From an optimization exercise on the open Yosys and OpenROAD flow, aimed at small area and a short achievable clock period; shortcuts taken in it are not production practice.
In this exercise RTL edits were held to simulation tests only and were not proved equivalent to the original.
Some runs may be left out. An edit can pass the tests and still lose a function that they never use.

==> run_1/port_trees.png <==
(1.5 px per micron)
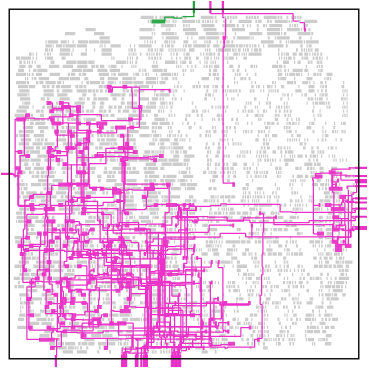
==> run_1/gates.png <==
(2 px per micron)
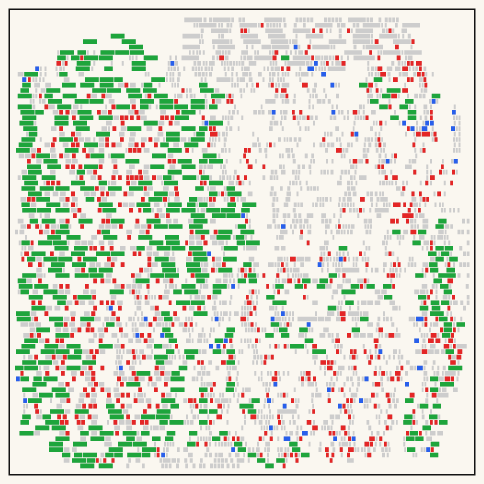
==> run_1/clock_nets.png <==
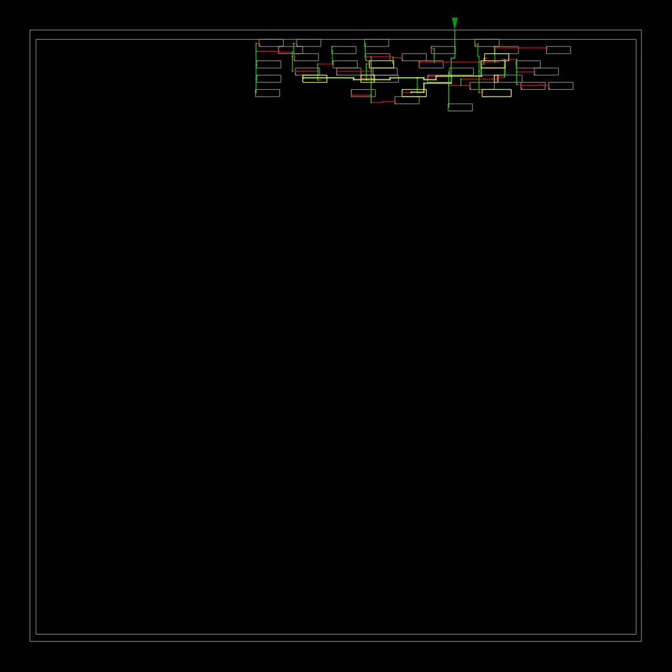
## flow/design.v in outline (module list and top-level ports)
// module fpu: 97 lines
// module fpu_add: 28 lines
// module fpu_mul: 1140 lines
module fpu #(
    parameter DATA_WIDTH = 32,
    parameter INST_WIDTH = 1
)(
    input                   i_clk,
    input                   i_rst_n,
    input  [DATA_WIDTH-1:0] i_data_a,
    input  [DATA_WIDTH-1:0] i_data_b,
    input  [INST_WIDTH-1:0] i_inst,
    input                   i_valid,
    output [DATA_WIDTH-1:0] o_data,
    output                  o_valid
);
  // ...
==> flow/flow/run.sh <==
#!/bin/bash
# Standard synthesis, then an inverter clean-up around the full adders
# (flow/netopt.py), then the rest of the standard layout with plain
# buffers on the ports and setup repair aimed beyond the clock period.
set -euo pipefail
R=orfs/results/${FLOW_PLATFORM}/fpu/base
LIB=${FLOW_HOME}/platforms/${FLOW_PLATFORM}/lib/sky130_fd_sc_hd__tt_025C_1v80.lib
bash standard.sh synth > synth.log 2>&1
cp $R/1_2_yosys.v 1_2_yosys_std.v
python3 flow/netopt.py "$LIB" 1_2_yosys_std.v $R/1_2_yosys.v > netopt.log 2>&1
rm -f $R/1_synth.odb $R/1_synth.sdc
export BUFFER_PORTS_ARGS="-buffer_cell sky130_fd_sc_hd__buf_2"
export SETUP_SLACK_MARGIN=${MARGIN:-46}
bash standard.sh finish > layout.log 2>&1
==> flow/flow/netopt.py <==
#!/usr/bin/env python3
"""Remove inverters around full adders in a flat gate-level netlist.

A full adder is self-dual: fa(~a,~b,~c) = ~fa(a,b,c) for both outputs, so a
full-adder cell may be 'flipped' (fed its inputs' complements, it gives its
outputs' complements).  A gate with a complementary cell in the library
(nand2 / and2, xor2 / xnor2, a21oi / a21o, ...) may be swapped for it, which
complements its output.  The script collapses the inverters on internal
nets, chooses flips and swaps that minimise the cell area (one inverter per
net that still needs the complement), and writes the netlist back.
Usage: netopt.py LIBERTY IN.v OUT.v
"""
import re, sys, random
from collections import defaultdict

lib = open(sys.argv[1]).read()
AREA = {c: float(a) for c, a in re.findall(
    r'cell\s*\(\s*"?(sky130_fd_sc_hd__\w+)"?\s*\)\s*\{.*?\n\s*area\s*:\s*([\d.]+)', lib, re.S)}
P = 'sky130_fd_sc_hd__'
PAIRS = [('nand2', 'and2'), ('nor2', 'or2'), ('nand3', 'and3'), ('nor3', 'or3'),
         ('nand4', 'and4'), ('nor4', 'or4'), ('xor2', 'xnor2'), ('xor3', 'xnor3'),
         ('a21oi', 'a21o'), ('o21ai', 'o21a'), ('a22oi', 'a22o'), ('o22ai', 'o22a'),
         ('a211oi', 'a211o'), ('o211ai', 'o211a'), ('a31oi', 'a31o'), ('o31ai', 'o31a'),
         ('a221oi', 'a221o'), ('o221ai', 'o221a'), ('a32oi', 'a32o'), ('o32ai', 'o32a'),
         ('a311oi', 'a311o'), ('o311ai', 'o311a'), ('a2111oi', 'a2111o'), ('o2111ai', 'o2111a'),
         ('a41oi', 'a41o'), ('o41ai', 'o41a'), ('a21boi', 'a21bo'), ('o21bai', 'o21ba'),
         ('nand2b', 'and2b'), ('nor2b', 'or2b'), ('nand3b', 'and3b'), ('nor3b', 'or3b'),
         ('nand4b', 'and4b'), ('nor4b', 'or4b'), ('a2bb2oi', 'a2bb2o'), ('o2bb2ai', 'o2bb2a'),
         ('mux2i', 'mux2')]
COMP = {}
for x, y in PAIRS:
    for s in (0, 1, 2, 4):
        a, b = f'{P}{x}_{s}', f'{P}{y}_{s}'
        if a in AREA and b in AREA:
            COMP[a] = b; COMP[b] = a
# where the same size is missing, use size 1
for x, y in PAIRS:
    for s in (0, 1, 2, 4):
        a = f'{P}{x}_{s}'
        if a in AREA and a not in COMP and f'{P}{y}_1' in AREA: COMP[a] = f'{P}{y}_1'
        b = f'{P}{y}_{s}'
        if b in AREA and b not in COMP and f'{P}{x}_1' in AREA: COMP[b] = f'{P}{x}_1'
# output pin names differ: inverting cells use Y, the others X
def outpin(t):
    return 'Y' if re.search(r'(nand|nor|oi|ai|xnor|mux2i|inv)\w*_\d+$', t.replace(P, '')) and not t.replace(P,'').startswith('xnor') or t.replace(P,'').startswith('xnor') and False else 'X'
def outpin_of(t):
    n = t.replace(P, '').rsplit('_', 1)[0]
    if n.startswith('xnor') or n.startswith('xor'):
        return 'Y' if n.startswith('xnor') else 'X'
    if n in ('mux2i',) or n.startswith('nand') or n.startswith('nor') or n.endswith('oi') or n.endswith('ai') or n.startswith('inv') or n.startswith('clkinv'):
        return 'Y'
    return 'X'
INVA = AREA[P + 'inv_1']

src = re.sub(r"\(\*.*?\*\)", "", open(sys.argv[2]).read(), flags=re.S)
m = re.search(r'\bmodule\s+(\w+)\s*\((.*?)\);(.*)\bendmodule', src, re.S)
head_end = m.start(3)
stmts = [s.strip() for s in m.group(3).split(';')]
cell_re = re.compile(r'^(sky130_fd_sc_hd__\w+)\s+(\S+)\s*\((.*)\)$', re.S)
pin_re = re.compile(r'\.(\w+)\s*\(\s*(.*?)\s*\)\s*(?:,|$)', re.S)
OUTPINS = {'X', 'Y', 'SUM', 'COUT', 'Q', 'Q_N', 'HI', 'LO'}

decls, cells, others = [], [], []
for s in stmts:
    if not s: continue
    cm = cell_re.match(s)
    if cm:
        cells.append([cm.group(1), cm.group(2), [(p, n.strip()) for p, n in pin_re.findall(cm.group(3))]])
    elif re.match(r'^(wire|input|output|inout|reg)\b', s):
        decls.append(s)
    else:
        others.append(s)

portnames = set()
for s in decls:
    if re.match(r'^(input|output|inout)\b', s):
        portnames.add(s.split()[-1])
fixed = set()
for s in others:
    for tok in re.findall(r"\\\S+|[A-Za-z_][\w$]*(?:\s*\[\d+\])?", s):
        fixed.add(tok.replace(' ', ''))
def is_fixed(n):
    return n in fixed or n.split('[')[0].strip() in portnames or "'" in n

def isinv(t): return re.match(P + r'(inv|clkinv)_\d+$', t) is not None
def isfa(t): return re.match(P + r'fa_\d+$', t) is not None

inv_of, inv_cells = {}, set()
for i, (t, n, pins) in enumerate(cells):
    if isinv(t):
        d = dict(pins); a, y = d.get('A'), d.get('Y')
        if a and y and not is_fixed(a) and not is_fixed(y):
            inv_of[y] = a; inv_cells.add(i)
def root(net):
    pol = 0
    while net in inv_of:
        net = inv_of[net]; pol ^= 1
    return net, pol

driver = {}
for i, (t, n, pins) in enumerate(cells):
    if i in inv_cells: continue
    for p, net in pins:
        if p in OUTPINS: driver[net] = i
loads = defaultdict(list)
for i, (t, n, pins) in enumerate(cells):
    if i in inv_cells: continue
    for k, (p, net) in enumerate(pins):
        if p not in OUTPINS and net:
            b, pol = root(net)
            loads[b].append((i, k, pol))

# kind of each movable cell: 1 = full adder (inputs and output flip), 2 = gate swap (output flips)
kind = {}
for i, (t, n, pins) in enumerate(cells):
    if i in inv_cells: continue
    outs = [net for p, net in pins if p in OUTPINS]
    if any(is_fixed(o) for o in outs): continue
    if isfa(t): kind[i] = 1
    elif t in COMP and len(outs) == 1: kind[i] = 2
flip = defaultdict(int)

def ipar(l):  # input parity of load cell l
    return flip[l] if kind.get(l) == 1 else 0
def dpar(b):
    d = driver.get(b)
    return flip[d] if d is not None and d in kind else 0
def net_needs_inv(b):
    fd = dpar(b)
    for (l, k, pol) in loads[b]:
        if pol ^ fd ^ ipar(l): return True
    return False
def cell_area(i):
    t = cells[i][0]
    if kind.get(i) == 2 and flip[i]: t = COMP[t]
    return AREA[t]
def touched(i):
    s = set()
    for p, net in cells[i][2]:
        if p in OUTPINS: s.add(net)
        elif kind[i] == 1 and net: s.add(root(net)[0])
    return s
def local_cost(i, nets):
    return cell_area(i) + INVA * sum(1 for b in nets if net_needs_inv(b))
def total():
    return sum(cell_area(i) for i in kind) + INVA * sum(1 for b in loads if net_needs_inv(b))

movable = list(kind)
tnets = {i: touched(i) for i in movable}
c_start = total()
rng = random.Random(int(__import__("os").environ.get("NETOPT_SEED", "1")))
best = c_start; best_flip = dict(flip)
cur = c_start
T = float(__import__("os").environ.get("NETOPT_T", "2.0"))
for sweep in range(int(__import__("os").environ.get("NETOPT_SWEEPS", "60"))):
    rng.shuffle(movable)
    for i in movable:
        nets = tnets[i]
        c0 = local_cost(i, nets)
        flip[i] ^= 1
        c1 = local_cost(i, nets)
        dc = c1 - c0
        if dc < -1e-9 or (T > 0.05 and rng.random() < pow(2.718, -dc / T) and dc > 1e-9) or (abs(dc) < 1e-9 and rng.random() < 0.3):
            cur += dc
            if cur < best - 1e-9:
                best = cur; best_flip = dict(flip)
        else:
            flip[i] ^= 1
    T *= 0.85
flip = defaultdict(int, best_flip)
# final greedy polish
for _ in range(5):
    for i in movable:
        nets = tnets[i]; c0 = local_cost(i, nets); flip[i] ^= 1
        if local_cost(i, nets) >= c0 - 1e-9: flip[i] ^= 1
c_end = total()
sys.stderr.write(f"netopt: {len(inv_cells)} inverters collapsed; area of movable cells + inverters {c_start:.1f} -> {c_end:.1f} "
                 f"({sum(1 for i in movable if kind[i]==1 and flip[i])} adders flipped, {sum(1 for i in movable if kind[i]==2 and flip[i])} gates swapped)\n")

inv_type = {}
for i in inv_cells:
    t, n, pins = cells[i]
    b, _ = root(dict(pins)['A'])
    if b not in inv_type or AREA[t] > AREA[inv_type[b]]: inv_type[b] = t
new_cells, new_wires = [], []
ninv = 0
for b, lst in loads.items():
    fd = dpar(b)
    nn = None
    for (l, k, pol) in lst:
        x = pol ^ fd ^ ipar(l)
        p, _ = cells[l][2][k]
        if x:
            if nn is None:
                ninv += 1
                nn = f'_ninv{ninv}_'
                new_wires.append(nn)
                new_cells.append((inv_type.get(b, P + 'inv_1'), f'_ninvc{ninv}_', [('A', b), ('Y', nn)]))
            cells[l][2][k] = (p, nn)
        else:
            cells[l][2][k] = (p, b)
for i in movable:
    if kind[i] == 2 and flip[i]:
        t = cells[i][0]; nt = COMP[t]
        op_old, op_new = outpin_of(t), outpin_of(nt)
        cells[i][0] = nt
        cells[i][2] = [((op_new if p == op_old else p), net) for p, net in cells[i][2]]

def esc(n):
    return n + ' ' if n.startswith('\\') else n
out = [src[:head_end]]
out += ['  ' + s + ' ;' for s in decls]
out += [f'  wire {w};' for w in new_wires]
for i, (t, n, pins) in enumerate(cells):
    if i in inv_cells: continue
    out.append(f'  {t} {n} (' + ', '.join(f'.{p}({esc(net)})' for p, net in pins) + ');')
for t, n, pins in new_cells:
    out.append(f'  {t} {n} (' + ', '.join(f'.{p}({esc(net)})' for p, net in pins) + ');')
out += ['  ' + s + ' ;' for s in others]
out.append('endmodule\n')
open(sys.argv[3], 'w').write('\n'.join(out))
sys.stderr.write(f"netopt: {ninv} inverters written\n")
==> flow/standard.sh <==
#!/bin/bash
# synth_recipe.tcl (not shown) runs the flow's synth.tcl, then flattens the netlist and writes it again
# the make line also repeats each setting of config.mk as NAME=value (left out here)
make -C /OpenROAD-flow-scripts/flow DESIGN_CONFIG=/design/flow/config.mk WORK_HOME=/design/flow/orfs CLKGATE_MAP_FILE= SYNTH_SCRIPT=/design/flow/synth_recipe.tcl "${@:-finish}"
==> flow/config.mk <==
export PLATFORM = sky130hd
export DESIGN_NAME = fpu
export DESIGN_NICKNAME = fpu
export VERILOG_FILES = /design/flow/design.v
export SDC_FILE = /design/flow/constraint.sdc
export NUM_CORES = 4
export LEC_CHECK = 0
export ABC_AREA = 1
export CAP_MARGIN = 20
export CORE_MARGIN = 2
export CORE_UTILIZATION = 45
export PLACE_DENSITY = 0.6
export SLEW_MARGIN = 20
export SYNTH_HIERARCHICAL = 1
==> flow/constraint.sdc <==
create_clock -name core_clock -period 70.0 [get_ports {i_clk}]
set_input_delay 14.0000 -clock core_clock [delete_from_list [all_inputs] [get_ports {i_clk}]]
set_output_delay 14.0000 -clock core_clock [all_outputs]
set_load 0.01 [all_outputs]
==> reports/qor.csv, run 1 <==
stage,metric,value,unit
clock_network,h-tree-depth,2,
critical_path,path_max_fanout,30,
critical_path,cp-start-kind,primary input,
route,vias,24040,
global_route,first_global_vias,24370,
critical_path,crit_path_max_incr_delay,0.61,ns
clock_network,cts_buffers,5,
route,drc,0,
global_route,antenna_found_initial,2,
global_route,grt_max_degree,89,
layout,area_delta_synth_final,5.535,%
floorplan,start_util,0.4552,
place,gp_congestion,0.9534,
sta,fmax,0.04261,GHz
route,drt-wirelength-per-cell,23.84,microns
clock_network,root_buffer,clkbuf_16,
status,outcome,"complete, no violations",
sta,hold_viol,0,
min_path,worstHoldPathCells,2,
flow_run,drv_cap,0,
sta,rsz0062_at_grt,yes,
critical_path,cp-end-kind,flop,
## Picture notes: port_trees.png
color	port	bits	direction	edge	end cells	buffers	wire
green	o_valid	1	output	top	1	1	26.6 microns
magenta	i_data_b	32	input	18 bottom, 11 right, 2 top, 1 left	329	39	8,800 microns

## Picture notes: gates.png
color	family	cells	where
blue	and/or cells	62	all over the die
green	fa/ha/maj cells	465	all over the die
red	aoi and oai cells	613	all over the die

## Picture notes: clock_nets.png
clock insertion delay at the later pin of the skew report: 0.27 ns
layout sequential cell count: 33

[run 1: placed cells by master (no fill, tap or decap), types with 33 or more instances in the layout]
cell,instances
xor2_1,267
nor2_1,136
o21ai_0,134
xnor2_1,71
nand3_1,224
ha_1,196
a21oi_1,113
buf_2,97
inv_1,317
o22ai_1,250
fa_1,268
buf_4,57
nand2_1,692
dfrtp_1,33
[run 1: critical path, delay by kind of cell]
kind,cells,cell delay [ns]
adder cells (fa/ha/maj),10,3.94
AO/OA/AOI/OAI,6,1.19
AND/OR/NAND/NOR,17,1.99
XOR/XNOR,3,0.72
buffers and inverters,9,1.72
[run 1: layer usage]
| layer | part of all wire | GRT usage |
|---|---|---|
| met5 | 0.00034 | 0 |
| met4 | 0.065 | 0.1907 |
| met3 | 0.078 | 0.04936 |
| met2 | 0.46 | 0.5768 |
| met1 | 0.39 | 0.4392 |
[run 1: per-stage QoR]
stage,cells,util,instance area (sq um),setup slack [ns]
after global routing,3946,0.4804,24690,45.97
after global placement,3925,0.4718,24250,45.24
after floorplan,3291,-,23400,47.99
after CTS,3933,0.4755,24440,46.02
final,3946,0.4804,24690,46.53
after detailed placement,3925,0.4718,24250,45.02
[run 1: layout make-up]
| cell class | instances | area (sq um) | share of cell area |
|---|---|---|---|
| Timing Repair Buffer | 161 | 1011 | 0.04094 |
| Clock buffer | 7 | 142.6 | 0.005776 |
| Sequential cell | 33 | 825.8 | 0.03344 |
| Multi-Input combinational cell | 2704 | 20460 | 0.8285 |
| Clock inverter | 1 | 30.03 | 0.001216 |
| Tap cell | 680 | 850.8 | 0.03445 |
| Inverter | 359 | 1366 | 0.05533 |
| Timing Repair inverter | 1 | 7.507 | 0.0003040 |
[run 1: timing repair]
action / 4_1_cts / 5_1_grt
setup endpoints to repair: 24 / 29
setup buffers: 0 / 10
pin swaps: 0 / 1
gates resized for setup: 5 / 31
gates cloned: 0 / 3
==> run_1/critical_path.png <==
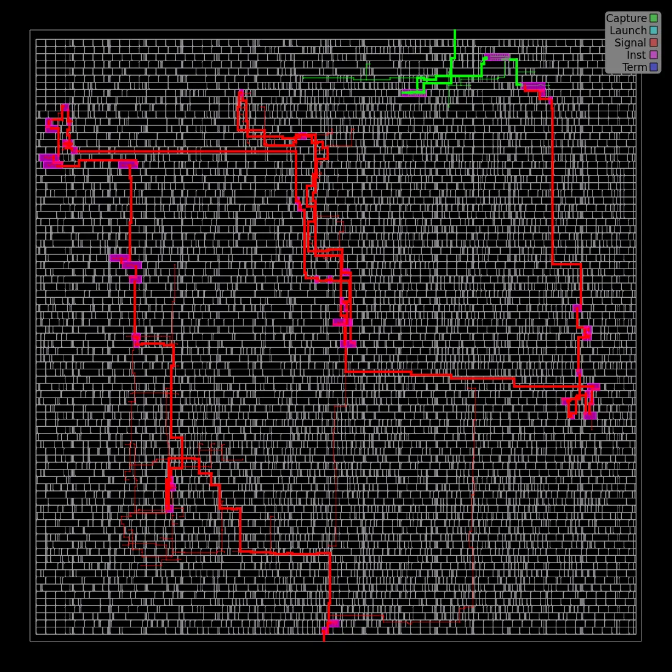

==> run 1 -> run 2 <==
--- a/flow/flow/netopt.py
+++ b/flow/flow/netopt.py
@@ -84,12 +84,13 @@
 
 def isinv(t): return re.match(P + r'(inv|clkinv)_\d+$', t) is not None
 def isfa(t): return re.match(P + r'fa_\d+$', t) is not None
+def isxor(t): return re.match(P + r'x(n)?or[23]_\d+$', t) is not None and t in COMP
 
 inv_of, inv_cells = {}, set()
 for i, (t, n, pins) in enumerate(cells):
     if isinv(t):
         d = dict(pins); a, y = d.get('A'), d.get('Y')
-        if a and y and not is_fixed(a) and not is_fixed(y):
+        if a and y and not is_fixed(y) and "'" not in a:
             inv_of[y] = a; inv_cells.add(i)
 def root(net):
     pol = 0
@@ -125,9 +126,11 @@
 def dpar(b):
     d = driver.get(b)
     return flip[d] if d is not None and d in kind else 0
+xorcells = set(i for i, c in enumerate(cells) if i not in inv_cells and isxor(c[0]))
 def net_needs_inv(b):
     fd = dpar(b)
     for (l, k, pol) in loads[b]:
+        if l in xorcells: continue
         if pol ^ fd ^ ipar(l): return True
     return False
 def cell_area(i):
@@ -183,6 +186,7 @@
     b, _ = root(dict(pins)['A'])
     if b not in inv_type or AREA[t] > AREA[inv_type[b]]: inv_type[b] = t
 new_cells, new_wires = [], []
+xpar = defaultdict(int)
 ninv = 0
 for b, lst in loads.items():
     fd = dpar(b)
@@ -190,6 +194,10 @@
     for (l, k, pol) in lst:
         x = pol ^ fd ^ ipar(l)
         p, _ = cells[l][2][k]
+        if l in xorcells:
+            xpar[l] ^= x
+            cells[l][2][k] = (p, b)
+            continue
         if x:
             if nn is None:
                 ninv += 1
@@ -199,7 +207,14 @@
             cells[l][2][k] = (p, nn)
         else:
             cells[l][2][k] = (p, b)
+for i in xorcells:
+    if xpar[i] ^ (flip[i] if kind.get(i) == 2 else 0):
+        t = cells[i][0]; nt = COMP[t]
+        op_old, op_new = outpin_of(t), outpin_of(nt)
+        cells[i][0] = nt
+        cells[i][2] = [((op_new if p == op_old else p), net) for p, net in cells[i][2]]
 for i in movable:
+    if i in xorcells: continue
     if kind[i] == 2 and flip[i]:
         t = cells[i][0]; nt = COMP[t]
         op_old, op_new = outpin_of(t), outpin_of(nt)
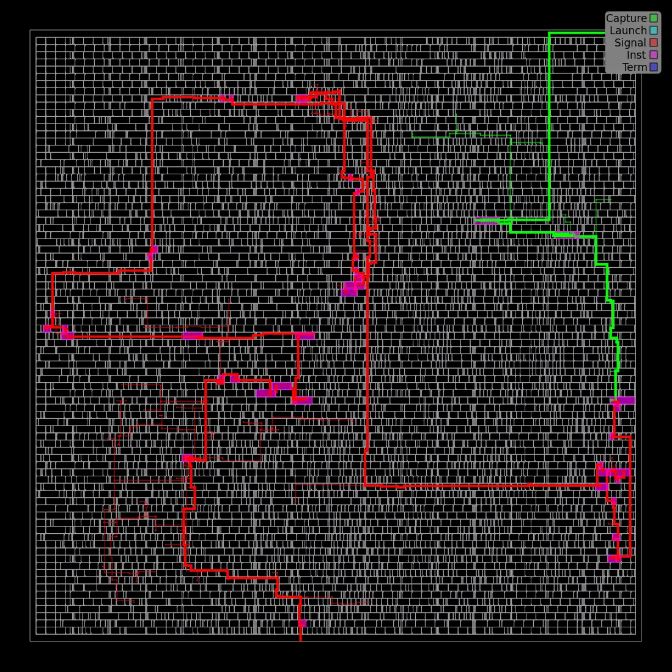
(run_2/critical_path.png)
PnR worst setup slack: 46.57 ns
fin crit period: 23.43 ns

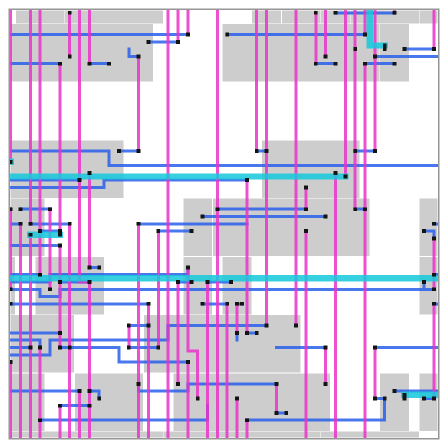
(run_2/closeup.png)
Region (106, 152) to (126, 172) microns. Cells in gray, sequential cells in the stronger gray; small squares are vias.
color	layer
blue	M1
magenta	M2
cyan	M3
cells with their middle in the window	20
most frequent	fa_1 (6), nand2_1 (5), inv_1 (3)
sequential cells in the window	0

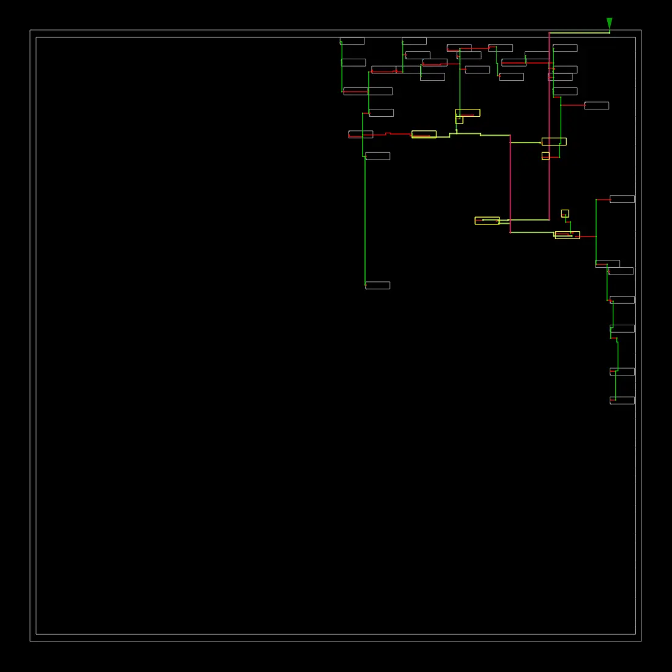
(run_2/clock_nets.png)
clk_skew: 0 ns
clock buffers: 5

==> run 2 against run 1 <==
Sequential share of layout area is essentially flat. Critical path depth fell by 6. Global-route usage decreased by 1.0 points. Cell count shrank 1.0%. Core utilization fell by 0.18 points. Critical endpoint is now o_data_r[29]$_DFFE_PN0P_. Highest routed layer unchanged.
==> reports/qor.csv, run 2 <==
stage,metric,value,unit,change
route,wl,90.43,mm,was 94.08 mm
sta,rsz0062_at_grt,no,,was yes
min_path,worstHoldPathCells,2,,unchanged
flow_run,drv_cap,0,,unchanged
place,dp_slack,44.41,ns,was 45.02 ns
layout,finalNonFillerCells,3906,,"was 3,946"
clock_network,root_buffer,clkbuf_16,,unchanged
layout,fin_util,0.4785,,was 0.4804
global_route,grt_max_degree,60,,was 89
critical_path,path_max_fanout,31,,was 30
clock_network,clk_pin_slew,0.06,ns,was 0.05 ns
layout,final_common_cell,nand2_1,,unchanged
place,portBuffers,100,,unchanged
route,drc,0,,unchanged
floorplan,start_util,0.4540,,was 0.4552
sta,hold_viol,0,,unchanged
layout,final_cell_mix,"nand2_1 (696), inv_1 (293), fa_1 (268)",,"was nand2_1 (692), inv_1 (317), fa_1 (268)"
route,vias,23960,,"was 24,040"
clock_network,cts_buffers,5,,unchanged
global_route,grt_pass1_wl,140.5,mm,was 144.8 mm
sta,fmax,0.04268,GHz,was 0.04261 GHz
place,gp_congestion,0.9496,,was 0.9534
clock_network,postCtsHoldBufs,0,,unchanged
place,dp_cells,3894,,"was 3,925"
global_route,first_global_vias,24270,,"was 24,370"
clock_network,h-tree-depth,2,,unchanged
critical_path,cp-end-kind,flop,,unchanged
clock_network,clk_latency,0.30,ns,was 0.27 ns
route,drt-wirelength-per-cell,23.15,microns,was 23.84 microns
critical_path,crit_path_max_incr_delay,0.62,ns,was 0.61 ns
global_route,antenna_found_initial,2,,unchanged
layout,area_delta_synth_final,5.404,%,was 5.535%
critical_path,rrSetupSlack,69.23,ns,was 69.28 ns
status,outcome,"complete, no violations",,unchanged
## run 2: cell types whose count changed in the layout (fill, tap and decap cells not counted), sizes merged, moves of 3 or more
cell / change
nand2: -3
o22a: -7
o22ai: +7
xnor2: +27
inv: -34
xor2: -27
## run 2: layout make-up
type,instances,area [sq um]
multi-input combinational,2703,20430
clock buffer,5,125.1
timing repair buffer,161,1031
inverter,321,1216
fill,5210,26700
tap,680,850.8
sequential,33,825.8
clock inverter,3,22.52
## run 2: what timing repair did
| action | CTS | global route |
|---|---|---|
| endpoints found under the setup margin | 22 | 29 |
| setup buffers | 0 | 3 |
| gates resized for setup | 5 | 27 |
## run 2: stage by stage
stage          cell area [sq um]  hold WS, ns
2_1_floorplan              23250       0.5086
4_1_cts                    24340       0.4818
3_5_place_dp               24170       0.4655
6_report                   24500       0.4770
5_1_grt                    24500       0.4975
3_3_place_gp               24140       0.4630
## run 2: critical path, delay by kind of cell
family	cells	cell delay, ns
compound gates	8	1.79
buf+inv	7	1.28
simple gates	11	1.70
fa+ha+maj	10	4.13
xor+xnor	3	0.64
## run 2: layer usage
layer | share of wire | up-vias | track usage | wire length, microns
met5 | 0.00012 | - | 0 | 11
met4 | 0.054 | 2 | 0.1532 | 4902
met3 | 0.088 | 312 | 0.05032 | 7951
met2 | 0.46 | 1314 | 0.5684 | 42010
met1 | 0.39 | 11550 | 0.4300 | 35560
li1 | - | 10790 | - | -
==> run_2/gates.png <==
(2 px per micron)
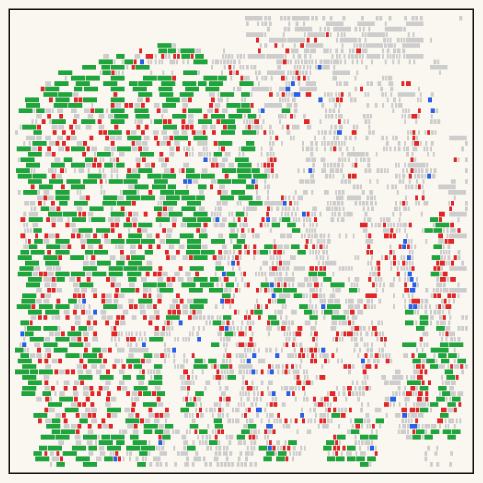

==> run 3: too many edits to list; what changed since run 2 <==
flow/design.v: 1265 -> 1263 lines; modules unchanged: 1
  fpu: edited, 97 -> 99 lines
  fpu_mul: edited, 1140 -> 1136 lines
==> module fpu as of run 3 <==
module fpu #(
    parameter DATA_WIDTH = 32,
    parameter INST_WIDTH = 1
)(
    input                   i_clk,
    input                   i_rst_n,
    input  [DATA_WIDTH-1:0] i_data_a,
    input  [DATA_WIDTH-1:0] i_data_b,
    input  [INST_WIDTH-1:0] i_inst,
    input                   i_valid,
    output [DATA_WIDTH-1:0] o_data,
    output                  o_valid
);
    reg [DATA_WIDTH-1:0]    o_data_r;
    reg                     o_valid_r;
    assign o_data  = o_data_r;
    assign o_valid = o_valid_r;
    wire        sa = i_data_a[31];
    wire        sb = i_data_b[31];
    wire [7:0]  ea = i_data_a[30:23];
    wire [7:0]  eb = i_data_b[30:23];
    wire [23:0] fa = {1'b1, i_data_a[22:0]};
    wire [23:0] fb = {1'b1, i_data_b[22:0]};
    wire        a_gt = i_data_a[30:0] > i_data_b[30:0];
    wire [8:0]  dab  = {1'b0, ea} - {1'b0, eb};
    wire [7:0]  dba  = eb - ea;
    wire [7:0]  d    = dab[8] ? dba : dab[7:0];
    wire [7:0]  ebig = a_gt ? ea : eb;
    wire [23:0] fbig = a_gt ? fa : fb;
    wire [23:0] fsml = a_gt ? fb : fa;
    wire        sbig = a_gt ? sa : sb;
    wire        sub  = sa ^ sb;
    wire        d0   = (d == 8'd0);
    wire        dv   = (d <= 8'd24);
    wire [25:0] al   = dv ? ({fsml, 2'b00} >> d[4:0]) : 26'd0;
    wire [23:0] t    = al[25:2];
    reg  [4:0]  tza, tzb;
    integer i;
    always @(*) begin
        tza = 5'd23;
        tzb = 5'd23;
        for (i = 22; i >= 0; i = i - 1) begin
            if (fa[i]) tza = i;
            if (fb[i]) tzb = i;
        end
    end
    wire [4:0]  tz   = a_gt ? tzb : tza;
    wire        nzA  = dv & ({3'b0, tz} + 8'd1 < d);    
    wire        nzB  = dv & ({3'b0, tz} + 8'd2 < d);    
    wire        nzC  = dv & ({3'b0, tz} < d);           
    wire        rem23 = al[1] ^ (sub & nzA);
    wire        rem22 = al[0] ^ (sub & nzB);
    wire [24:0] fs;
    fpu_add #(24) u_fadd (.a(fbig), .b(t ^ {24{sub}}), .cin(sub & d0), .s(fs[23:0]), .co(fs[24]));
    wire [24:0] fsum = {fs[24] & ~sub, fs[23:0]};
    wire [24:0] v    = {fsum[23:0], rem23};
    wire [24:0] mk   = (ebig <= 8'd24) ? (25'h1000000 >> ebig[4:0]) : 25'd0;
    wire [24:0] vm   = v | mk;
    reg  [4:0]  kk;
    always @(*) begin
        kk = 5'd25;
        for (i = 0; i < 25; i = i + 1)
            if (vm[i]) kk = 24 - i;
    end
    wire        vz   = ~|v;
    wire [25:0] w    = {v, rem22};
    wire [25:0] ws   = w << kk;
    wire [23:0] af   = fsum[24] ? fsum[24:1] : ws[25:2];
    wire        ard  = fsum[24] ? fsum[0] : ws[1];
    wire        ast  = fsum[24] ? nzC : (kk == 5'd0) ? nzA : (kk == 5'd1) ? nzB : 1'b0;
    wire [7:0]  ae   = fsum[24] ? ebig + 8'd1 : vz ? 8'd0 : ebig - {3'b0, kk};
    wire [47:22] p;
    fpu_mul u_mul (.a(i_data_a[22:0]), .b(i_data_b[22:0]), .p(p));
    wire [5:0]  tzp  = {1'b0, tza} + {1'b0, tzb};
    wire        ms   = sa ^ sb;
    wire [7:0]  me0  = ea + eb + 8'd129;                
    wire [7:0]  me1  = ea + eb + 8'd130;
    wire [7:0]  me   = p[47] ? me1 : me0;
    wire [23:0] mf   = p[47] ? p[47:24] : p[46:23];
    wire        mrd  = p[47] ? p[23] : p[22];
    wire        mst  = p[47] ? (tzp < 6'd23) : (tzp < 6'd22);
    wire        mul  = i_inst[0];
    wire [22:0] f    = mul ? mf[22:0] : af[22:0];
    wire        rd   = mul ? mrd : ard;
    wire        st   = mul ? mst : ast;
    wire        rnd  = rd & (st | f[0]);
    wire [22:0] fr   = f + {22'b0, rnd};
    wire [31:0] res  = {mul ? ms : sbig, mul ? me : ae, fr};
    always @(posedge i_clk or negedge i_rst_n) begin
        if (~i_rst_n) begin
            o_data_r  <= 0;
            o_valid_r <= 0;
        end else begin
            if (i_valid)
                o_data_r <= res;
            o_valid_r <= i_valid;
        end
    end
endmodule
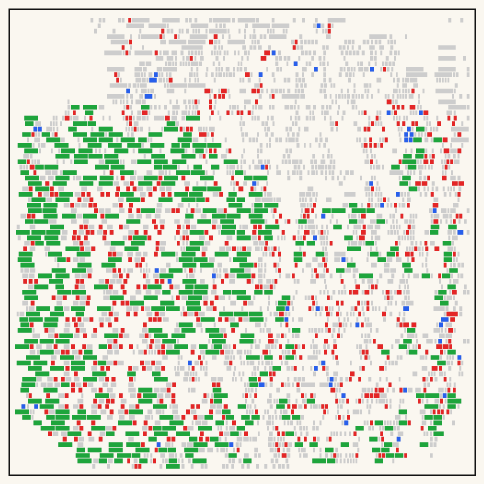
(run_3/gates.png)
(2 px per micron)
color	family	cells	where
green	fa/ha/maj cells	456	all over the die
blue	and/or cells	56	all over the die
red	aoi and oai cells	621	all over the die
multi-input combinational area share: 0.8326
commonest non-fill, non-tap cell in the layout: nand2_1
fin cells: 3,955

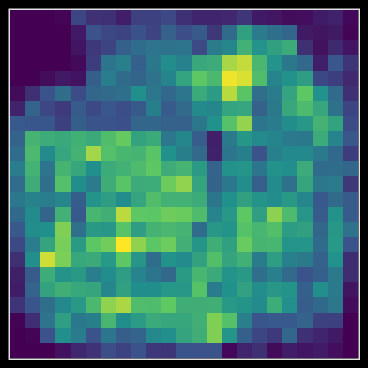
(run_3/route_heat.png)
(1.5 px per micron) 23 x 23 tiles, from dark purple (low) to yellow (high), scaled to the fullest tile. Values are wire area over tile area, all layers added.
nearly empty tiles	5.3%
fullest tile	0.67
tiles over half the peak	38%
mean over tiles	0.28
emptiest ninth of the die	top left
drt wl/cell: 22.64 microns
GRT Total Usage: 0.3338

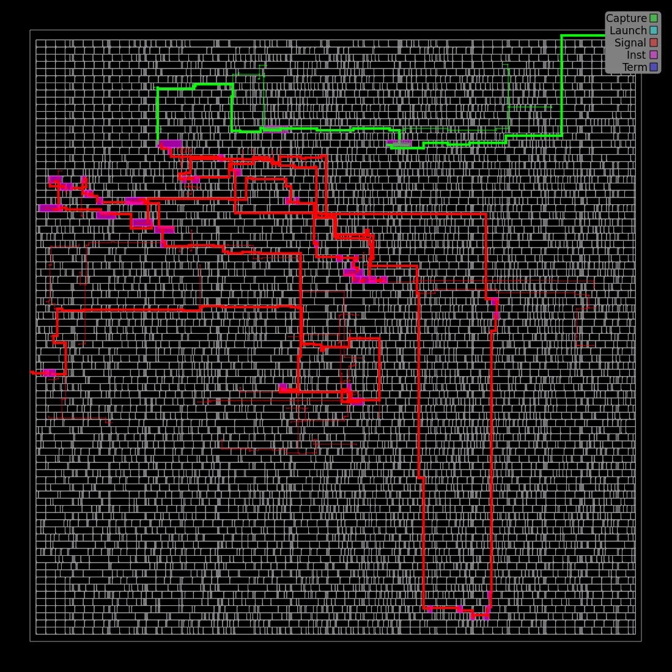
(run_3/critical_path.png)
TNS Setup: 0 ns
Layout Utilization: 0.4798
fin crit period: 23.43 ns

==> run 3 against run 2 <==
Wire length decreased by 0.97%. Setup slack got worse by 0.0023 ns. Fmax about the same. First-iteration DRC count decreased by 1.8%. Sequential share of layout area about the same. Core utilization increased by 0.13 points. Critical endpoint is now o_data_r[0]$_DFFE_PN0P_. Highest routed layer unchanged.
==> reports/qor.csv, run 3 <==
stage,metric,value,unit,change
status,outcome,"complete, no violations",,unchanged
global_route,grt_pass1_wl,139.3,mm,was 140.5 mm
clock_network,postCtsHoldBufs,0,,unchanged
critical_path,cp-end-kind,flop,,unchanged
floorplan,coreArea,51410,sq um,"was 51,200 sq um"
layout,final_cell_mix,"nand2_1 (669), inv_1 (296), nand3_1 (276)",,"was nand2_1 (696), inv_1 (293), fa_1 (268)"
sta,rsz0062_at_grt,yes,,was no
global_route,antenna_found_initial,1,,was 2
route,wl,89.55,mm,was 90.43 mm
sta,slew_violations,0,,unchanged
layout,seq_area,825.8,sq um,unchanged
clock_network,clk_latency,0.30,ns,about the same
layout,multi_input_area,20530,sq um,"was 20,430 sq um"
flow_run,drv_cap,0,,unchanged
global_route,first_global_vias,24010,,"was 24,270"
global_route,grt_max_degree,68,,was 60
clock_network,cts_buffers,5,,unchanged
route,drt_iter0_drc,2212,,"was 2,252"
critical_path,path_max_fanout,28,,was 31
route,wl_met2,41.47,mm,was 42.01 mm
place,gp_congestion,1.001,,was 0.9496
min_path,worstHoldPathCells,2,,unchanged
floorplan,start_util,0.4561,,was 0.4540
layout,num-fill-cells,5224,,"was 5,210"
place,portBuffers,100,,unchanged
sta,hold_viol,0,,unchanged
sta,finClkSkew,0,ns,unchanged
place,placed_area,24370,sq um,"was 24,170 sq um"
route,highest_layer,met5,,unchanged
route,drc,0,,unchanged
route,drt-met1-wl,36.40,mm,was 35.56 mm
critical_path,critPathSlowestCell,ha_1,,was nand2_1
clock_network,root_buffer,clkbuf_16,,unchanged
clock_network,clk_pin_slew,0.06,ns,about the same
critical_path,cp-start-kind,primary input,,unchanged
critical_path,rrSetupSlack,69.30,ns,was 69.23 ns
sta,period_share,0.3347,,about the same
layout,area_delta_synth_final,5.204,%,was 5.404%
sta,fmax,0.04268,GHz,about the same
logic_synthesis,ys_warn_count,8,,unchanged
layout,design_area,24660,sq um,"was 24,500 sq um"
route,route.met3.wl,6.577,mm,was 7.951 mm
critical_path,crit_path_max_incr_delay,0.65,ns,was 0.62 ns
floorplan,num_rows,83,,unchanged
route,vias,24000,,"was 23,960"
clock_network,h-tree-depth,2,,unchanged
layout,nNetsFinal,3797,,"was 3,758"
route,viasPerCell,6.067,,was 6.135
-- run 3: timing repair --
item,CTS,global route
setup buffers,0,3
gates resized for setup,0,15
endpoints found under the setup margin,0,30
-- run 3: final cells by class --
type	count	share of cell area
sequential	33	0.03348
multi-input combinational	2740	0.8326
inverter	327	0.05053
timing repair buffer	165	0.04064
tap	680	0.03450
clock inverter	3	0.002790
antenna	1	0.0001015
clock buffer	5	0.005073
timing repair inverter	1	0.0003044
-- run 3: critical path, delay by kind of cell --
family          cells  cell delay (ns)
fa+ha+maj           8             3.77
buf+inv             9             2.41
simple gates       17             1.66
compound gates      6             1.35
xor+xnor            2             0.38
-- run 3: routing by layer --
layer	global-route usage	vias to the layer above
met5	0	-
met3	0.03831	250
met4	0.1643	2
li1	-	10970
met2	0.5502	1130
met1	0.4332	11650
-- run 3: metrics by stage --
stage               hold slack, ns  std cells  worst slack (ns)
global route                0.5061       3954             45.99
floorplan                   0.5086       3305             48.06
CTS                         0.4811       3950             46.10
global placement            0.4627       3942             45.88
detailed placement          0.4671       3942             45.82
finish                      0.4734       3955             46.57
==> run_3/clock_nets.png <==
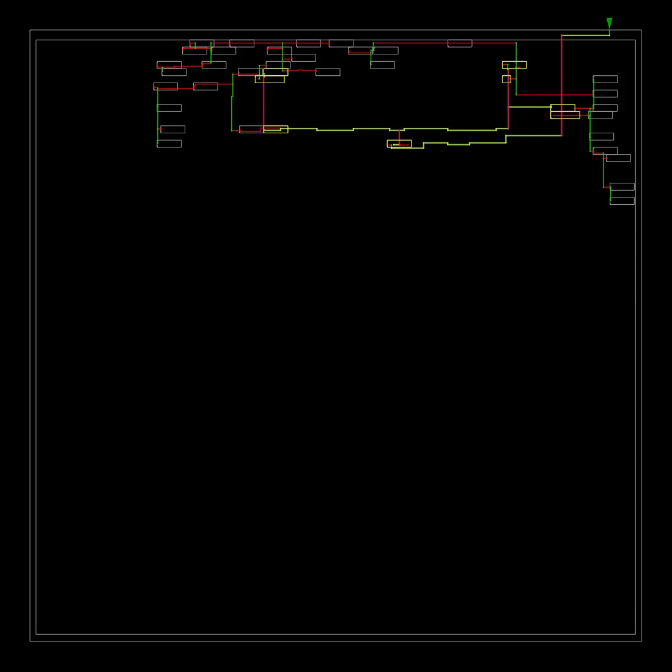

==> run 3 -> run 4 <==
--- a/flow/flow/run.sh
+++ b/flow/flow/run.sh
@@ -10,5 +10,5 @@
 python3 flow/netopt.py "$LIB" 1_2_yosys_std.v $R/1_2_yosys.v > netopt.log 2>&1
 rm -f $R/1_synth.odb $R/1_synth.sdc
 export BUFFER_PORTS_ARGS="-buffer_cell sky130_fd_sc_hd__buf_2"
-export SETUP_SLACK_MARGIN=${MARGIN:-46}
+export SETUP_SLACK_MARGIN=${MARGIN:-48}
 bash standard.sh finish > layout.log 2>&1
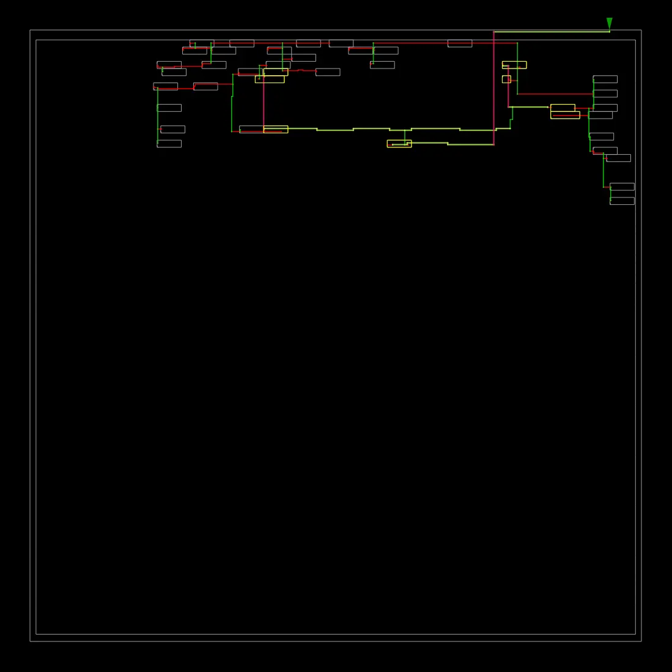
(run_4/clock_nets.png)
CTS Sinks: 33

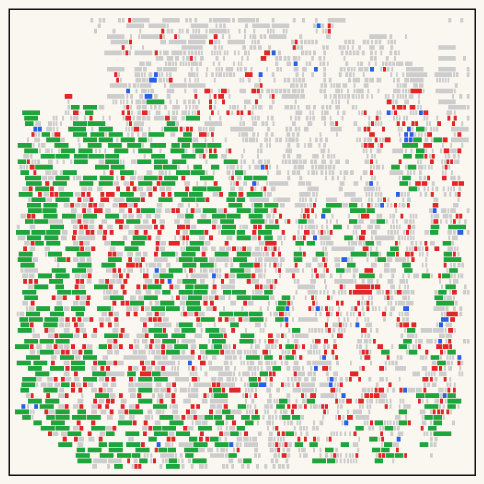
(run_4/gates.png)
(2 px per micron)
color	family	cells	where
blue	and/or cells	56	all over the die
red	aoi and oai cells	621	all over the die
green	fa/ha/maj cells	456	all over the die
multi-input combinational area share: 0.7899
fin cells: 4,074

==> run 4 against run 3 <==
Still clean. Critical path depth is 5 higher. Die area stayed put. Core utilization is 4.8 points higher. Fmax is 7.9% higher. Highest routed layer is now met4. First-iteration DRC count is 15% higher.
==> reports/qor.csv, run 4 <==
stage,metric,value,unit,change
sta,finClkSkew,0,ns,unchanged
global_route,first_global_vias,24420,,"was 24,010"
layout,area_delta_synth_final,15.81,%,was 5.204%
critical_path,worstSetupPathType,in -> reg,,unchanged
floorplan,start_util,0.4561,,unchanged
clock_network,clk_latency,0.30,ns,about the same
place,portBuffers,100,,unchanged
sta,hold_viol,0,,unchanged
global_route,antenna_found_initial,0,,was 1
floorplan,num_rows,83,,unchanged
layout,diodes,0,,was 1
sta,tightestPinTransition,1.206,ns,was 1.055 ns
sta,finalSetupTns,0,ns,unchanged
layout,final_common_cell,nand2_1,,unchanged
layout,fin_util,0.5281,,was 0.4798
min_path,hold_class,reg -> reg,,unchanged
critical_path,path_max_fanout,8,,was 28
critical_path,crit_path_max_incr_delay,0.58,ns,was 0.65 ns
place,dp_cells,3942,,unchanged
floorplan,coreArea,51410,sq um,unchanged
route,viasPerCell,6.180,,was 6.067
logic_synthesis,ys_warn_count,8,,unchanged
sta,finalSetupViolations,0,,unchanged
place,gp_congestion,1.001,,unchanged
clock_network,clk_pin_slew,0.06,ns,about the same
flow_run,drv_cap,0,,unchanged
min_path,worstHoldPathCells,2,,unchanged
critical_path,rrSetupSlack,69.30,ns,about the same
layout,drive_above_1_share,0.1623,,was 0.08797
clock_network,postCtsHoldBufs,0,,unchanged
route,firstDrtPassIters,6,,was 5
sta,rsz0062_at_grt,yes,,unchanged
global_route,grt_pass1_wl,142.8,mm,was 139.3 mm
sta,worst_hold_slack,0.4733,ns,was 0.4734 ns
clock_network,cts_buffers,5,,unchanged
global_route,grt_max_degree,39,,was 68
clock_network,h-tree-depth,2,,unchanged
sta,slew_violations,0,,unchanged
layout,nNetsFinal,3917,,"was 3,797"
route,drt_iter0_drc,2548,,"was 2,212"
layout,final_cell_mix,"nand2_1 (640), inv_1 (283), nand3_1 (268)",,"was nand2_1 (669), inv_1 (296), nand3_1 (276)"
critical_path,cp-start-kind,primary input,,unchanged
route,drc,0,,unchanged
critical_path,critPathSlowestCell,fa_1,,was ha_1
status,outcome,"complete, no violations",,unchanged
sta,min_period,21.71,ns,was 23.43 ns
sta,period_share,0.3102,,was 0.3347
clock_network,root_buffer,clkbuf_16,,unchanged
sta,fmax,0.04606,GHz,was 0.04268 GHz
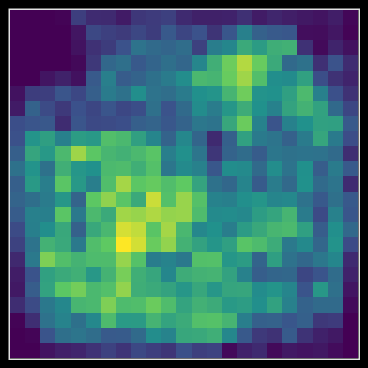
(run_4/route_heat.png)
(1.5 px per micron) 23 x 23 tiles, from dark purple (low) to yellow (high), scaled to the fullest tile. Values are wire area over tile area, all layers added.
nearly empty tiles	5.3%
tiles over half the peak	35%
mean over tiles	0.31
GRT Total Usage: 0.3437
final WL: 96.54 mm
drt wl/cell: 23.70 microns
vias after detailed routing: 25,180

==> run 4: repair_timing <==
action	in CTS	in global routing
setup buffers	18	73
setup endpoints to repair	31	30
resized for setup	112	214
pin swaps	17	55
gates cloned	11	22
==> run 4: per-stage QoR <==
stage	setup slack (ns)	area [sq um]
after floorplan	48.06	23450
after global placement	45.88	24370
after detailed placement	45.82	24370
after CTS	48.01	25380
after global routing	47.77	27150
final	48.29	27150
==> run 4: layout make-up <==
cell class,count,area (sq um)
sequential,33,825.8
clock buffer,5,125.1
inverter,327,1310
clock inverter,3,68.82
fill,5010,24260
tap,680,850.8
timing repair buffer,276,2505
timing repair inverter,3,20.02
multi-input combinational,2747,21440
==> run 4: worst max-delay path: cells and delay by family <==
family,cells,cell delay (ns)
adders and majority gates,8,3.30
and+or+nand+nor,20,2.01
buffers and inverters,11,1.27
xor gates and xnor gates,3,0.65
AOI/OAI and AO/OA,5,0.64
==> run 4: layer usage <==
layer  share of wire  up-vias  global-route usage  wire length, microns
met3           0.089      363             0.04113                  8606
met4           0.067        0              0.1779                  6510
met1            0.39    12120              0.4469                 37590
met5               0        -                   0                     0
met2            0.45     1456              0.5600                 43840
li1                -    11240                   -                     -
==> run_4/critical_path.png <==
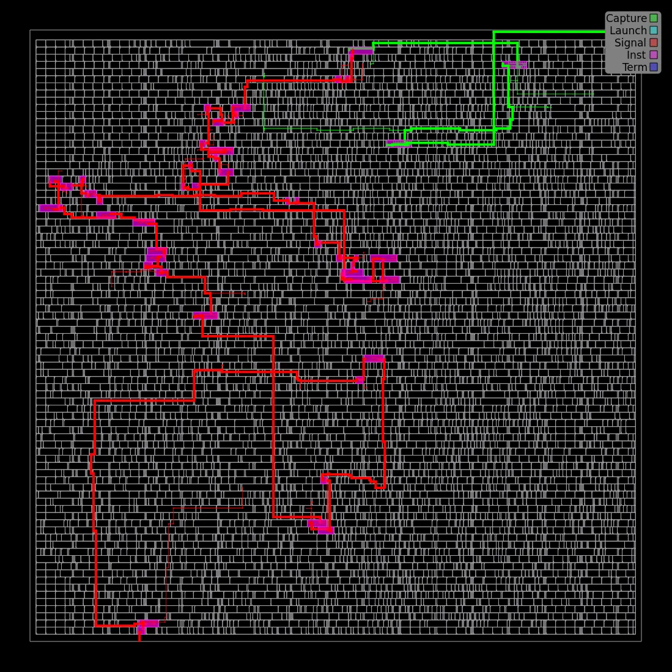

==> run 4 -> run 5 <==
--- a/flow/flow/run.sh
+++ b/flow/flow/run.sh
@@ -10,5 +10,5 @@
 python3 flow/netopt.py "$LIB" 1_2_yosys_std.v $R/1_2_yosys.v > netopt.log 2>&1
 rm -f $R/1_synth.odb $R/1_synth.sdc
 export BUFFER_PORTS_ARGS="-buffer_cell sky130_fd_sc_hd__buf_2"
-export SETUP_SLACK_MARGIN=${MARGIN:-48}
+export SETUP_SLACK_MARGIN=${MARGIN:-47}
 bash standard.sh finish > layout.log 2>&1
--- a/flow/config.mk
+++ b/flow/config.mk
@@ -9,6 +9,7 @@
 export CAP_MARGIN = 20
 export CORE_MARGIN = 2
 export CORE_UTILIZATION = 45
+export GPL_TIMING_DRIVEN = 1
 export PLACE_DENSITY = 0.6
 export SLEW_MARGIN = 20
 export SYNTH_HIERARCHICAL = 1
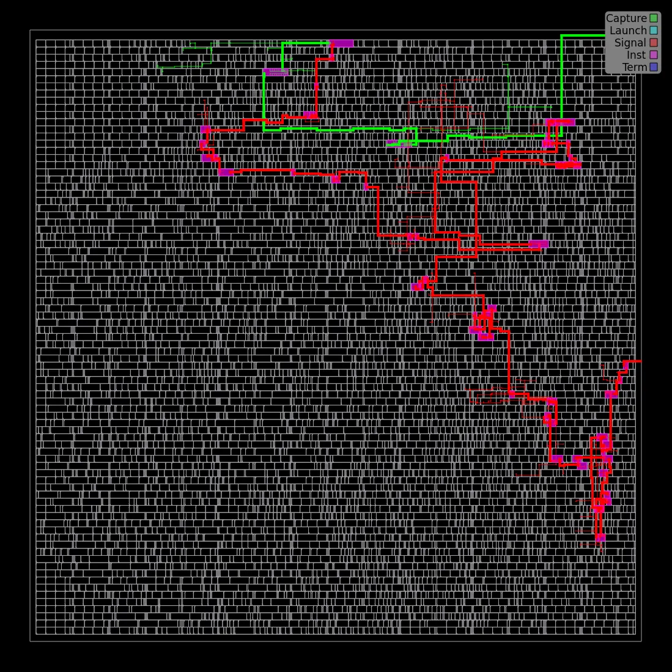
(run_5/critical_path.png)
fin cells: 3,966
Layout Utilization: 0.4876

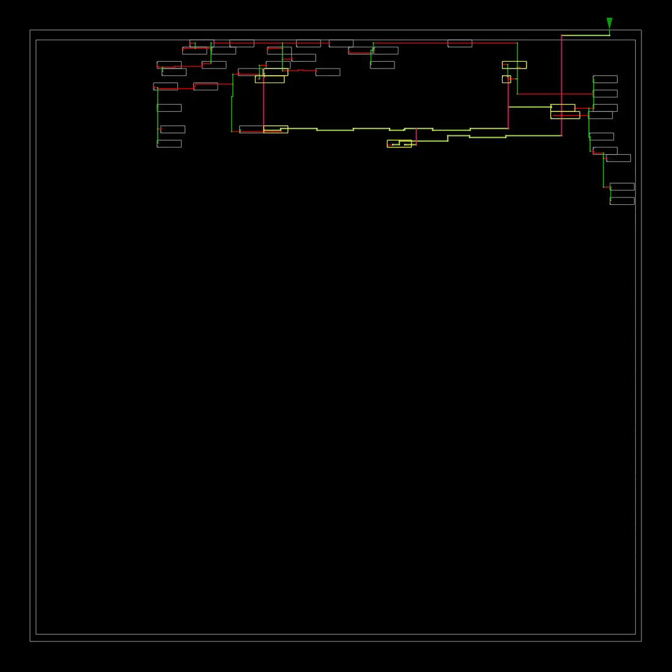
(run_5/clock_nets.png)
clock insertion delay at the later pin of the skew report: 0.30 ns
TritonCTS Buffers: 5

==> run 5 against run 4 <==
Clock-buffer cell count did not move. Highest routed layer is now met5. Area after synthesis did not move. Still clean. Setup slack got worse by 0.80 ns. Cell count fell by 2.7%. Critical endpoint is now o_data_r[22]$_DFFE_PN0P_. Fmax fell by 3.5%. Synthesized cell count did not move.
==> reports/qor.csv, run 5 <==
stage,metric,value,unit,change
status,outcome,"complete, no violations",,unchanged
place,portBuffers,100,,unchanged
route,vias,24200,,"was 25,180"
global_route,antenna_found_initial,1,,was 0
route,drc,0,,unchanged
route,route.met3.wl,6.788,mm,was 8.606 mm
critical_path,rrSetupSlack,69.30,ns,about the same
sta,finClkSkew,0,ns,unchanged
layout,area_delta_synth_final,6.922,%,was 15.81%
layout,nNetsFinal,3809,,"was 3,917"
critical_path,worstSetupPathType,in -> reg,,unchanged
place,gp_congestion,1.001,,unchanged
layout,design_area,25070,sq um,"was 27,150 sq um"
place,dp_cells,3942,,unchanged
sta,worst_hold_slack,0.4733,ns,about the same
sta,fmax,0.04443,GHz,was 0.04606 GHz
logic_synthesis,ys_warn_count,8,,unchanged
route,firstDrtPassIters,6,,unchanged
min_path,worstHoldPathCells,2,,unchanged
min_path,hold_class,reg -> reg,,unchanged
route,highest_layer,met5,,was met4
global_route,first_global_vias,24050,,"was 24,420"
layout,num-fill-cells,5178,,"was 5,010"
floorplan,start_util,0.4561,,unchanged
global_route,grt_pass1_wl,139.5,mm,was 142.8 mm
sta,finalSetupTns,0,ns,unchanged
sta,tightestPinTransition,1.051,ns,was 1.206 ns
critical_path,critPathSlowestCell,xor2_1,,was fa_1
critical_path,cp-end-kind,flop,,unchanged
global_route,grt_max_degree,68,,was 39
critical_path,path_max_fanout,17,,was 8
clock_network,clk_pin_slew,0.06,ns,about the same
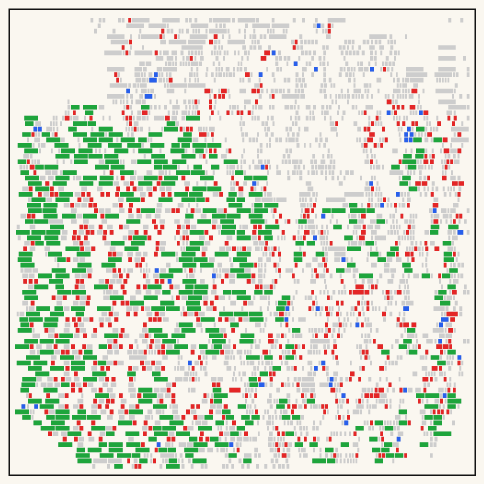
(run_5/gates.png)
(2 px per micron)
color	family	cells	where
blue	and/or cells	56	all over the die
red	aoi and oai cells	621	all over the die
green	fa/ha/maj cells	456	all over the die

==> run 5: cell count changes in the layout (fill, tap and decap cells not counted), moves of 15 or more <==
cell     before  now
o21ai_0     109  133
nand2_2      32   17
nand2_1     640  666
buf_4       118   55
buf_12       19    4
o21ai_2      18    1
==> run 5: layer usage <==
layer	track usage	up-vias
met4	0.1671	2
li1	-	11000
met1	0.4328	11790
met3	0.03954	254
met2	0.5503	1152
met5	0	-
==> run 5: cell type report <==
class / instances / area, sq um / area share
clock inverter: 3 / 68.82 / 0.002745
inverter: 327 / 1260 / 0.05026
timing repair inverter: 1 / 5.005 / 0.0001997
multi-input combinational: 2744 / 20720 / 0.8267
sequential: 33 / 825.8 / 0.03294
clock buffer: 5 / 125.1 / 0.004992
tap: 680 / 850.8 / 0.03394
timing repair buffer: 173 / 1207 / 0.04817
==> run 5: what timing repair did <==
action,in CTS,in global routing
buffers inserted,1,7
hold buffers,0,0
gates cloned,0,8
pin swaps,0,4
endpoints found under the setup margin,29,31
gates resized for setup,13,71
==> run 5: critical path: cells and delay by family <==
kind                     cells  cell delay (ns)
AO/OA/AOI/OAI                5             0.93
XOR/XNOR                     3             0.83
buffers and inverters        9             1.01
AND/OR/NAND/NOR             42             4.90
adder cells (fa/ha/maj)      3             1.00
==> run 5: through the flow <==
step	utilization	worst slack, ns
2_1_floorplan	-	48.06
3_3_place_gp	0.4741	45.88
3_5_place_dp	0.4741	45.82
4_1_cts	0.4789	47.01
5_1_grt	0.4876	46.98
6_report	0.4876	47.49
==> run 5 -> run 6 <==
--- a/flow/config.mk
+++ b/flow/config.mk
@@ -9,7 +9,6 @@
 export CAP_MARGIN = 20
 export CORE_MARGIN = 2
 export CORE_UTILIZATION = 45
-export GPL_TIMING_DRIVEN = 1
 export PLACE_DENSITY = 0.6
 export SLEW_MARGIN = 20
 export SYNTH_HIERARCHICAL = 1
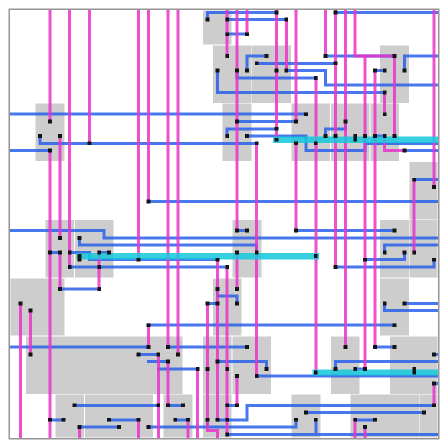
(run_6/closeup.png)
Region (106, 153) to (126, 173) microns. Cells in gray, sequential cells in the stronger gray; small squares are vias.
color	layer
magenta	M2
blue	M1
cyan	M3
sequential cells in the window	0
cells with their middle in the window	29
most frequent	nand2_1 (14), nand3_1 (7)

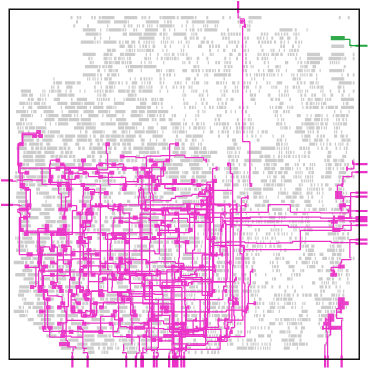
(run_6/port_trees.png)
(1.5 px per micron)
color	port	bits	direction	edge	end cells	buffers	wire
magenta	i_data_b	32	input	18 bottom, 11 right, 2 left, 1 top	343	41	8,360 microns
green	o_valid	1	output	right	1	1	13.0 microns
PortBufs: 100
# IOs: 101

==> run 6 against run 5 <==
Global-route usage is the same. Via count is the same. Area after synthesis is the same. Hold slack is the same. First-iteration DRC count is the same.
==> reports/qor.csv, run 6 <==
stage,metric,value,unit,change
layout,drive_above_1_share,0.09860,,unchanged
route,viasPerCell,6.103,,unchanged
critical_path,path_max_fanout,17,,unchanged
min_path,hold_class,reg -> reg,,unchanged
floorplan,coreArea,51410,sq um,unchanged
global_route,grt_max_degree,68,,unchanged
route,firstDrtPassIters,6,,unchanged
clock_network,clk_latency,0.30,ns,about the same
route,vias,24200,,unchanged
logic_synthesis,ys_warn_count,8,,unchanged
sta,finalSetupViolations,0,,unchanged
sta,period_share,0.3215,,unchanged
layout,diodes,0,,unchanged
layout,area_delta_synth_final,6.922,%,unchanged
floorplan,num_rows,83,,unchanged
flow_run,drv_cap,0,,unchanged
route,highest_layer,met5,,unchanged
route,wl_met2,42.10,mm,unchanged
route,wl,91.14,mm,unchanged
sta,worst_hold_slack,0.4733,ns,unchanged
sta,fmax,0.04443,GHz,unchanged
layout,final_common_cell,nand2_1,,unchanged
critical_path,crit_path_max_incr_delay,0.55,ns,about the same
layout,final_cell_mix,"nand2_1 (666), inv_1 (293), nand3_1 (275)",,unchanged
clock_network,h-tree-depth,2,,unchanged
status,outcome,"complete, no violations",,unchanged
critical_path,critPathSlowestCell,xor2_1,,unchanged
sta,tightestPinTransition,1.051,ns,unchanged
clock_network,root_buffer,clkbuf_16,,unchanged
critical_path,cp-end-kind,flop,,unchanged
clock_network,clk_pin_slew,0.06,ns,about the same
clock_network,postCtsHoldBufs,0,,unchanged
sta,slew_violations,0,,unchanged
global_route,first_global_vias,24050,,unchanged
min_path,worstHoldPathCells,2,,unchanged
critical_path,cp-start-kind,primary input,,unchanged
route,route.met3.wl,6.788,mm,unchanged
sta,finalSetupTns,0,ns,unchanged
sta,hold_viol,0,,unchanged
sta,min_period,22.51,ns,unchanged
sta,finClkSkew,0,ns,unchanged
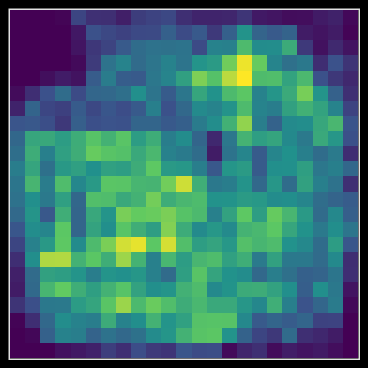
(run_6/route_heat.png)
(1.5 px per micron) 23 x 23 tiles, from dark purple (low) to yellow (high), scaled to the fullest tile. Values are wire area over tile area, all layers added.
fullest tile	0.68
mean over tiles	0.28
emptiest ninth of the die	top left
drt wl/cell: 22.98 microns
GRT Total Usage: 0.3344

-- run 6: cell counts in the layout (fill, tap and decap cells not counted) --
Identical to the previous run, type by type.
-- run 6: layer usage --
layer,GRT usage,vias up
met2,0.5503,1152
met5,0,-
met4,0.1671,2
li1,-,11000
met1,0.4328,11790
met3,0.03954,254
-- run 6: stage by stage --
stage                     setup WS (ns)  utilization  cells  area [sq um]
after floorplan                   48.06            -   3305         23450
after global placement            45.88       0.4741   3942         24370
after detailed placement          45.82       0.4741   3942         24370
after CTS                         47.01       0.4789   3951         24620
after global routing              46.98       0.4876   3966         25070
final                             47.49       0.4876   3966         25070
-- run 6: area by class of cell --
cell class	instances	area [sq um]
Inverter	327	1260
Clock inverter	3	68.82
Timing Repair Buffer	173	1207
Fill cell	5178	26340
Tap cell	680	850.8
Timing Repair inverter	1	5.005
Sequential cell	33	825.8
Multi-Input combinational cell	2744	20720
Clock buffer	5	125.1
-- run 6: worst max-delay path, delay by kind of cell --
family | cells | cell delay, ns
compound gates | 5 | 0.93
simple gates | 42 | 4.90
fa+ha+maj | 3 | 1.00
buf+inv | 9 | 1.01
xor+xnor | 3 | 0.83
-- run 6: repair_timing --
| item | in CTS | in global routing |
|---|---|---|
| setup buffers | 1 | 7 |
| cloned | 0 | 8 |
| gates resized for setup | 13 | 71 |
| setup endpoints to repair | 29 | 31 |
| pin swaps | 0 | 4 |

[what the ideal ports hide]
No port has a modelled driver above. Below, the same layouts with a new extraction and two added sets of constraints.
Step 1: set_driving_cell puts a clkbuf_16 on i_clk and a buf_2 on each other input, an assumption about the parent block.
Step 2, shift: input delay + t, output delay - t, t = (earliest + latest rising clock arrival at the registers) / 2. This alone moves slack from input paths to output paths.
a / b / c = no drivers / after step 1 / after step 2; a / b = the first two.
run | shift t [ns] | slack for setup (ns) | worst hold slack (ns)
run 1 | 0.302 | 46.529 / 46.535 / 46.233 | 0.474 / 0.474 / 0.474
run 2 | 0.338 | 46.572 / 46.591 / 46.253 | 0.477 / 0.477 / 0.477
run 3 | 0.341 | 46.570 / 46.594 / 46.253 | 0.473 / 0.473 / 0.473
run 4 | 0.342 | 48.289 / 48.225 / 47.884 | 0.473 / 0.473 / 0.473
run 5 | 0.341 | 47.494 / 47.475 / 47.134 | 0.473 / 0.473 / 0.473
run 6 | 0.341 | 47.494 / 47.475 / 47.134 | 0.473 / 0.473 / 0.473
After both steps setup and hold are still met in every run listed. The setup slack of run 4, which loses most, moves by -0.064 ns with the drivers and by -0.405 ns with both steps.
